Background: an optimization exercise with open tools, aiming at small area and a short achievable clock period. Do not read the settings as production practice. Only simulation tests tie the RTL to the original design; equivalence was not proved. Power is estimated from default activity; no workload was simulated.

==> flow/design.v <==
module alu_top (
  input             clk,
  input      [31:0] A,
  input      [31:0] B,
  input      [2:0]  opcode,
  output reg [31:0] result
);
  reg  [31:0] a_q;
  reg  [31:0] b_q;
  reg  [2:0]  op_q;
  wire [31:0] y;
  always @(posedge clk) begin
    a_q    <= A;
    b_q    <= B;
    op_q   <= opcode;
    result <= y;
  end
  alu u_alu (
    .A(a_q),
    .B(b_q),
    .opcode(op_q),
    .result(y)
  );
endmodule

module alu (
input  [31:0] A,
input  [31:0] B,
input  [2:0]  opcode,
output reg [31:0] result
);
always @(*) begin
case(opcode)
3'b000: result = A + B;                        
3'b001: result = A - B;                         
3'b010: result = A & B;                         
3'b011: result = A | B;                         
3'b100: result = A ^ B;                              
3'b101: result = A << B[4:0];                   
3'b110: result = A >> B[4:0];                   
3'b111: result = $signed(A) >>> B[4:0];        
default: result = 32'd0;
endcase
end
endmodule
==> flow/run.sh <==
#!/bin/bash
# synth_recipe.tcl (not shown) runs the flow's synth.tcl, then flattens the netlist and writes it again
# the make line also repeats each setting of config.mk as NAME=value (left out here)
make -C /OpenROAD-flow-scripts/flow DESIGN_CONFIG=/design/flow/config.mk WORK_HOME=/design/flow/orfs CLKGATE_MAP_FILE= SYNTH_SCRIPT=/design/flow/synth_recipe.tcl finish
==> flow/config.mk <==
export PLATFORM = sky130hd
export DESIGN_NAME = alu_top
export DESIGN_NICKNAME = alu_top
export VERILOG_FILES = /design/flow/design.v
export SDC_FILE = /design/flow/constraint.sdc
export NUM_CORES = 8
export LEC_CHECK = 0
export CAP_MARGIN = 20
export CORE_MARGIN = 2
export CORE_UTILIZATION = 40
export SLEW_MARGIN = 20
==> flow/constraint.sdc <==
create_clock -name core_clock -period 5.0 [get_ports {clk}]
set_input_delay 1.0000 -clock core_clock [delete_from_list [all_inputs] [get_ports {clk}]]
set_output_delay 1.0000 -clock core_clock [all_outputs]
set_load 0.01 [all_outputs]
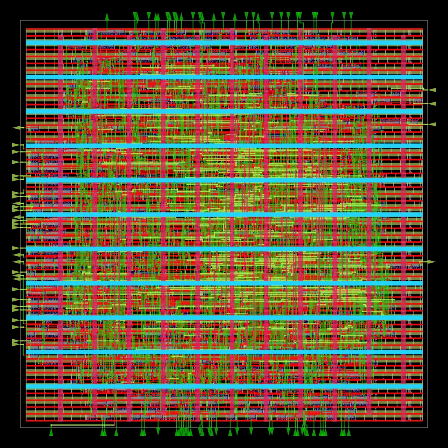
*Top view of the die*
Core Util, Final: 0.4689
area of all placed cells without fillers: 0.01140 sq mm

==> impl_results.html <==
<table>
<tr><th>Metric</th><th>Value</th></tr>
<tr><th colspan="2">Synth</th></tr>
<tr><td>Most area-consuming cells after synthesis</td><td>sky130_fd_sc_hd__dfxtp_1 20%, sky130_fd_sc_hd__ha_1 12%, sky130_fd_sc_hd__mux4_2 12%</td></tr>
<tr><td>Post-synth top area cell</td><td>sky130_fd_sc_hd__dfxtp_1</td></tr>
<tr><td>Seq/Total Area, Yosys</td><td>0.2006</td></tr>
<tr><td>EDFF count, synth</td><td>0</td></tr>
<tr><td>Number of synthesized register bits</td><td>99</td></tr>
<tr><td>Post-synthesis area per instance</td><td>8.295 sq um</td></tr>
<tr><td>Area share of the largest cell type after synthesis</td><td>0.2006</td></tr>
<tr><td>Post-Syn Instances</td><td>1,191</td></tr>
<tr><td>Share of flip-flops with an asynchronous set or reset</td><td>0</td></tr>
<tr><td>Net count after synthesis</td><td>1,357</td></tr>
<tr><td>Distinct cells, synth</td><td>75</td></tr>
<tr><td>Yosys warns</td><td>2</td></tr>
<tr><td>Mapped Area</td><td>0.009879 sq mm</td></tr>
<tr><td>Primary FF master, synth</td><td>sky130_fd_sc_hd__dfxtp_1</td></tr>
<tr><th colspan="2">Clock network</th></tr>
<tr><td>Number of hold buffers added after cts</td><td>0</td></tr>
<tr><td>Root buf cell</td><td>sky130_fd_sc_hd__clkbuf_16</td></tr>
<tr><td>CTS clock-pin slew for the worst setup and hold paths</td><td>0.08 ns</td></tr>
<tr><td>Num CTS Buffers</td><td>9</td></tr>
<tr><td>Total number of clock tree sinks</td><td>99</td></tr>
<tr><td>TritonCTS clock tree</td><td>done</td></tr>
<tr><td>CTS resizes</td><td>0</td></tr>
<tr><td>Clock latency on the worst-skew pair</td><td>0.37 ns</td></tr>
<tr><td>Depth of the CTS H-tree</td><td>3</td></tr>
<tr><td>Number of setup buffers added after CTS</td><td>0</td></tr>
<tr><td>Maximum root-to-sink buffer count</td><td>2</td></tr>
<tr><th colspan="2">Critical path</th></tr>
<tr><td>Path type of the worst setup path</td><td>flip-flop to flip-flop</td></tr>
<tr><td>Startpoint Class</td><td>flip-flop</td></tr>
<tr><td>Data required time of the critical path</td><td>5.26 ns</td></tr>
<tr><td>CP Data Arrival Time</td><td>4.86 ns</td></tr>
<tr><td>Maximum fanout along the worst path</td><td>10</td></tr>
<tr><td>Critical Path End Type</td><td>flip-flop</td></tr>
<tr><th colspan="2">Placed design</th></tr>
<tr><td>DPL Wire Length</td><td>28,670 um</td></tr>
<tr><td>GPL Wtd Cong</td><td>1.063</td></tr>
<tr><td>Number of placed cells counting well taps</td><td>1,560</td></tr>
<tr><td>Standard cell area after detailed placement</td><td>0.01111 sq mm</td></tr>
<tr><td>Port Buffer Count</td><td>99</td></tr>
<tr><th colspan="2">Global routing</th></tr>
<tr><td>Met1 routing resource usage after global routing</td><td>0.3931</td></tr>
<tr><td>Antenna violations before repair</td><td>0</td></tr>
<tr><td>Global-route wire length before repair</td><td>57,670 um</td></tr>
<tr><td>Aggregate global routing overflow</td><td>0</td></tr>
<tr><td>Total routing resource utilization after global routing</td><td>0.2900</td></tr>
<tr><td>Met2 demand-to-capacity share in global routing</td><td>0.4469</td></tr>
<tr><td>Met3 track utilization from global routing</td><td>0.06292</td></tr>
<tr><td>Layer carrying the most global-route usage</td><td>met2</td></tr>
<tr><td>Pin count of the biggest net entering global routing</td><td>75</td></tr>
<tr><td>Via count of the first global-routing pass</td><td>9,502</td></tr>
<tr><th colspan="2">Detailed routing</th></tr>
<tr><td>Violation count after the first detailed-route iteration</td><td>1,114</td></tr>
<tr><td>Count of unresolved DRC violations after routing</td><td>0</td></tr>
<tr><td>Detailed-route wire length</td><td>37,840 um</td></tr>
<tr><td>DRT Pass-1 Iters</td><td>5</td></tr>
<tr><td>Final antenna-violating net count</td><td>0</td></tr>
<tr><td>Wire per inst</td><td>24.01 um</td></tr>
<tr><td>Vias per inst</td><td>6.299</td></tr>
<tr><td>Total vias in the final route</td><td>9,928</td></tr>
<tr><th colspan="2">Floorplanning</th></tr>
<tr><td>Std-Cell Core Area</td><td>0.02432 sq mm</td></tr>
<tr><td>Horizontal die dimension</td><td>161.2 um</td></tr>
<tr><td>Std-Cell Rows</td><td>57</td></tr>
<tr><td>DIE AREA</td><td>0.02597 sq mm</td></tr>
<tr><td>Starting Density</td><td>0.4062</td></tr>
<tr><td>I/O pins</td><td>100</td></tr>
<tr><td>DIE HEIGHT</td><td>161.2 um</td></tr>
<tr><th colspan="2">Outcome</th></tr>
<tr><td>Run status</td><td>no timing/DRC/antenna violations</td></tr>
<tr><th colspan="2">Final layout</th></tr>
<tr><td>Antenna Cells</td><td>0</td></tr>
<tr><td>Net count, final</td><td>1,413</td></tr>
<tr><td>Number of standard cells in the layout, taps in and fillers out</td><td>1,576</td></tr>
<tr><td>Commonest cells after routing, fill and taps aside</td><td>148 x sky130_fd_sc_hd__nor2_1, 100 x sky130_fd_sc_hd__a21oi_1, 99 x sky130_fd_sc_hd__clkdlybuf4s50_1</td></tr>
<tr><td>Growth of design area from synthesis to finish</td><td>15.43%</td></tr>
<tr><td>Layout cells sized above 1</td><td>0.1046</td></tr>
<tr><td>Most frequent standard cell in the layout excluding fill and tap cells</td><td>sky130_fd_sc_hd__nor2_1</td></tr>
<tr><th colspan="2">Pwr</th></tr>
<tr><td>Sequential fraction of design power</td><td>0.341</td></tr>
<tr><td>Worst voltage drop across the vdd grid</td><td>136.3 uV</td></tr>
<tr><td>Total power per unit cell area</td><td>245.8 mW/mm^2</td></tr>
<tr><td>Switching power as a share of total power</td><td>0.3857</td></tr>
<tr><td>Internal portion of total power</td><td>1.722 mW</td></tr>
<tr><td>Leakage power</td><td>4.679 nW</td></tr>
<tr><td>Combinational group share of total power</td><td>0.401</td></tr>
<tr><td>Clk pwr share</td><td>0.258</td></tr>
<tr><td>Psw</td><td>1.081 mW</td></tr>
<tr><th colspan="2">Min path</th></tr>
<tr><td>Path type of the worst min-delay path</td><td>flip-flop to flip-flop</td></tr>
<tr><th colspan="2">Job</th></tr>
<tr><td>Max-cap viol count</td><td>0</td></tr>
<tr><th colspan="2">Timing</th></tr>
<tr><td>Slew at the pin with the worst max-slew slack</td><td>0.8877 ns</td></tr>
<tr><td>Slew margin rel.</td><td>0.4019</td></tr>
<tr><td>Final min period</td><td>4.605 ns</td></tr>
<tr><td>Period utilization</td><td>0.9211</td></tr>
<tr><td>Clock Skews</td><td>0.01436 ns</td></tr>
<tr><td>Number of pins with negative max-slew slack in the final report</td><td>0</td></tr>
<tr><td>Endpoints failing setup</td><td>0</td></tr>
<tr><td>RSZ-0062 raised after global routing</td><td>no</td></tr>
<tr><td>Fmax achieved</td><td>0.2171 GHz</td></tr>
<tr><td>Setup total negative slack</td><td>0 ns</td></tr>
<tr><td>Final Hold Vio Count</td><td>0</td></tr>
</table>
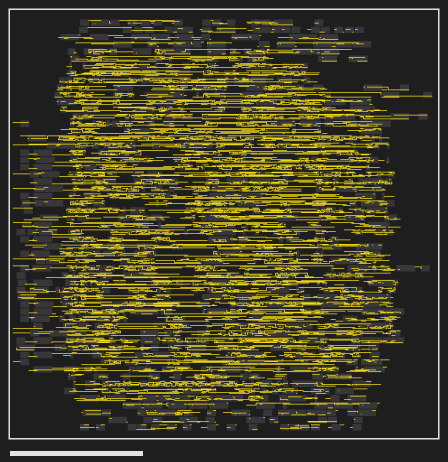
*M1 wires*
Bar = 50 um. Cells faint in the background.
main direction: horizontal
longest straight run: 50.1 um
share of all routed wire: 42%

[power by group through the flow]
stage	clock network, mW	registers, mW	logic (mW)
after floorplan	0	0.954	0.705
after global placement	0	0.969	1.10
after detailed placement	0	0.970	1.10
after CTS	0.743	0.952	1.10
after global routing	0.767	0.963	1.22
final	0.724	0.955	1.12
[layout make-up]
| class | count | area, sq um |
|---|---|---|
| multi-input cells | 937 | 7238 |
| clock buffers | 9 | 225.2 |
| inverters | 73 | 274.0 |
| clock inverters | 7 | 68.82 |
| repair buffers | 127 | 1201 |
| fillers | 2402 | 12920 |
| well taps | 324 | 405.4 |
| flip-flops and latches | 99 | 1991 |
[critical path, stage by stage (launching register included)]
cell,delay (ns)
sky130_fd_sc_hd__dfxtp_2,0.33
sky130_fd_sc_hd__nor2_1,0.35
sky130_fd_sc_hd__nand2_1,0.23
sky130_fd_sc_hd__nor4_2,0.48
sky130_fd_sc_hd__nand3_1,0.32
sky130_fd_sc_hd__nor3_1,0.54
sky130_fd_sc_hd__a21oi_1,0.16
sky130_fd_sc_hd__xnor2_1,0.16
sky130_fd_sc_hd__ha_1,0.48
sky130_fd_sc_hd__a21oi_1,0.11
sky130_fd_sc_hd__nor2b_1,0.10
sky130_fd_sc_hd__o21ai_0,0.11
sky130_fd_sc_hd__a2111oi_0,0.49
sky130_fd_sc_hd__a211oi_1,0.16
sky130_fd_sc_hd__nand4_1,0.13
sky130_fd_sc_hd__o211ai_1,0.10
sky130_fd_sc_hd__a211o_1,0.25
[metrics by stage]
stage	util	worst slack (ns)	hold slack (ns)	total power, mW
after floorplan	-	0.8128	0.6275	1.659
after global routing	0.4689	0.06044	0.7763	2.946
after global placement	0.4568	0.6822	0.6919	2.067
after CTS	0.4689	0.5153	0.7133	2.800
final	0.4689	0.3947	0.7023	2.803
after detailed placement	0.4568	0.5496	0.6951	2.068
[cells in the mapped netlist, drive strengths merged (4+ instances only)]
library cell,n
a22oi,13
o211ai,15
o22a,4
nor2b,6
a41oi,5
dfxtp,99
a221o,5
o21bai,4
mux4,53
mux2,12
o221ai,6
a21boi,8
a211oi,15
o311ai,5
or2,6
a21o,14
nand3,18
nand4,10
a222oi,4
mux2i,43
ha,97
buf,32
clkbuf,50
xor2,9
a211o,7
o31ai,6
o21ai,67
o41ai,4
o21a,5
inv,72
o22ai,11
a221oi,10
a31oi,17
xnor2,45
nand2b,9
nor2,148
nand2,73
or3,12
nor4,6
a21oi,101
nor3,27
or4,4
[registers in the layout (all words and copies together), names as in the netlist]
name / flops
a_q: 32
result: 32
op_q: 3
b_q: 32
[cells by family (layout without fill, tap and decap cells)]
kind of cell,count (synthesis),count (layout),share of synthesized area
fa+ha+maj,98,98,0.1249
mux,108,108,0.1784
xor+xnor,54,54,0.04863
compound gates,346,346,0.2289
simple gates,331,331,0.1513
flops,99,99,0.2006
buf+inv,155,216,0.06725
[final timing paths]
check	slack, ns	from	end	depth (start not counted)
worst min-delay path	0.70	b_q[9]	result[9]	4
worst max register to register	0.39	b_q[2]	result[31]	16
worst min register to register	0.70	b_q[9]	result[9]	4
worst max-delay path	0.39	b_q[2]	result[31]	16
[routing by layer]
metal  part of all wire  wire, um
met1               0.42     15900
met2               0.44     16750
met3              0.098      3696
met4              0.039      1493
met5                  0         0

-- re-timing with driven ports --
Ports are ideal in the flow. The routed layout listed here was re-timed in OpenROAD. Step 1: set_driving_cell puts a clkbuf_16 on clk and a buf_2 on each other input, an assumption about the parent block. Step 2 adds t to the input delays and takes it off the output delays; t is the mean of the earliest and latest rising clock arrival at the registers after step 1. Input paths then give back, and output paths get back, about the clock's delay inside the block. Three values: ideal ports, drivers, drivers and shift; two values: the first two.
t (ns): 0.414
setup slack, ns: 0.395 / 0.395 / 0.395
hold WS [ns]: 0.702 / 0.702 / 0.702
clock arrival spread, ns: 0.015 / 0.015
worst slew at a driven data input, ns: 0.04
After both steps setup and hold are still met in this run. For this run, drivers alone change the setup slack by 0.000 ns; drivers and shift together by 0.000 ns.
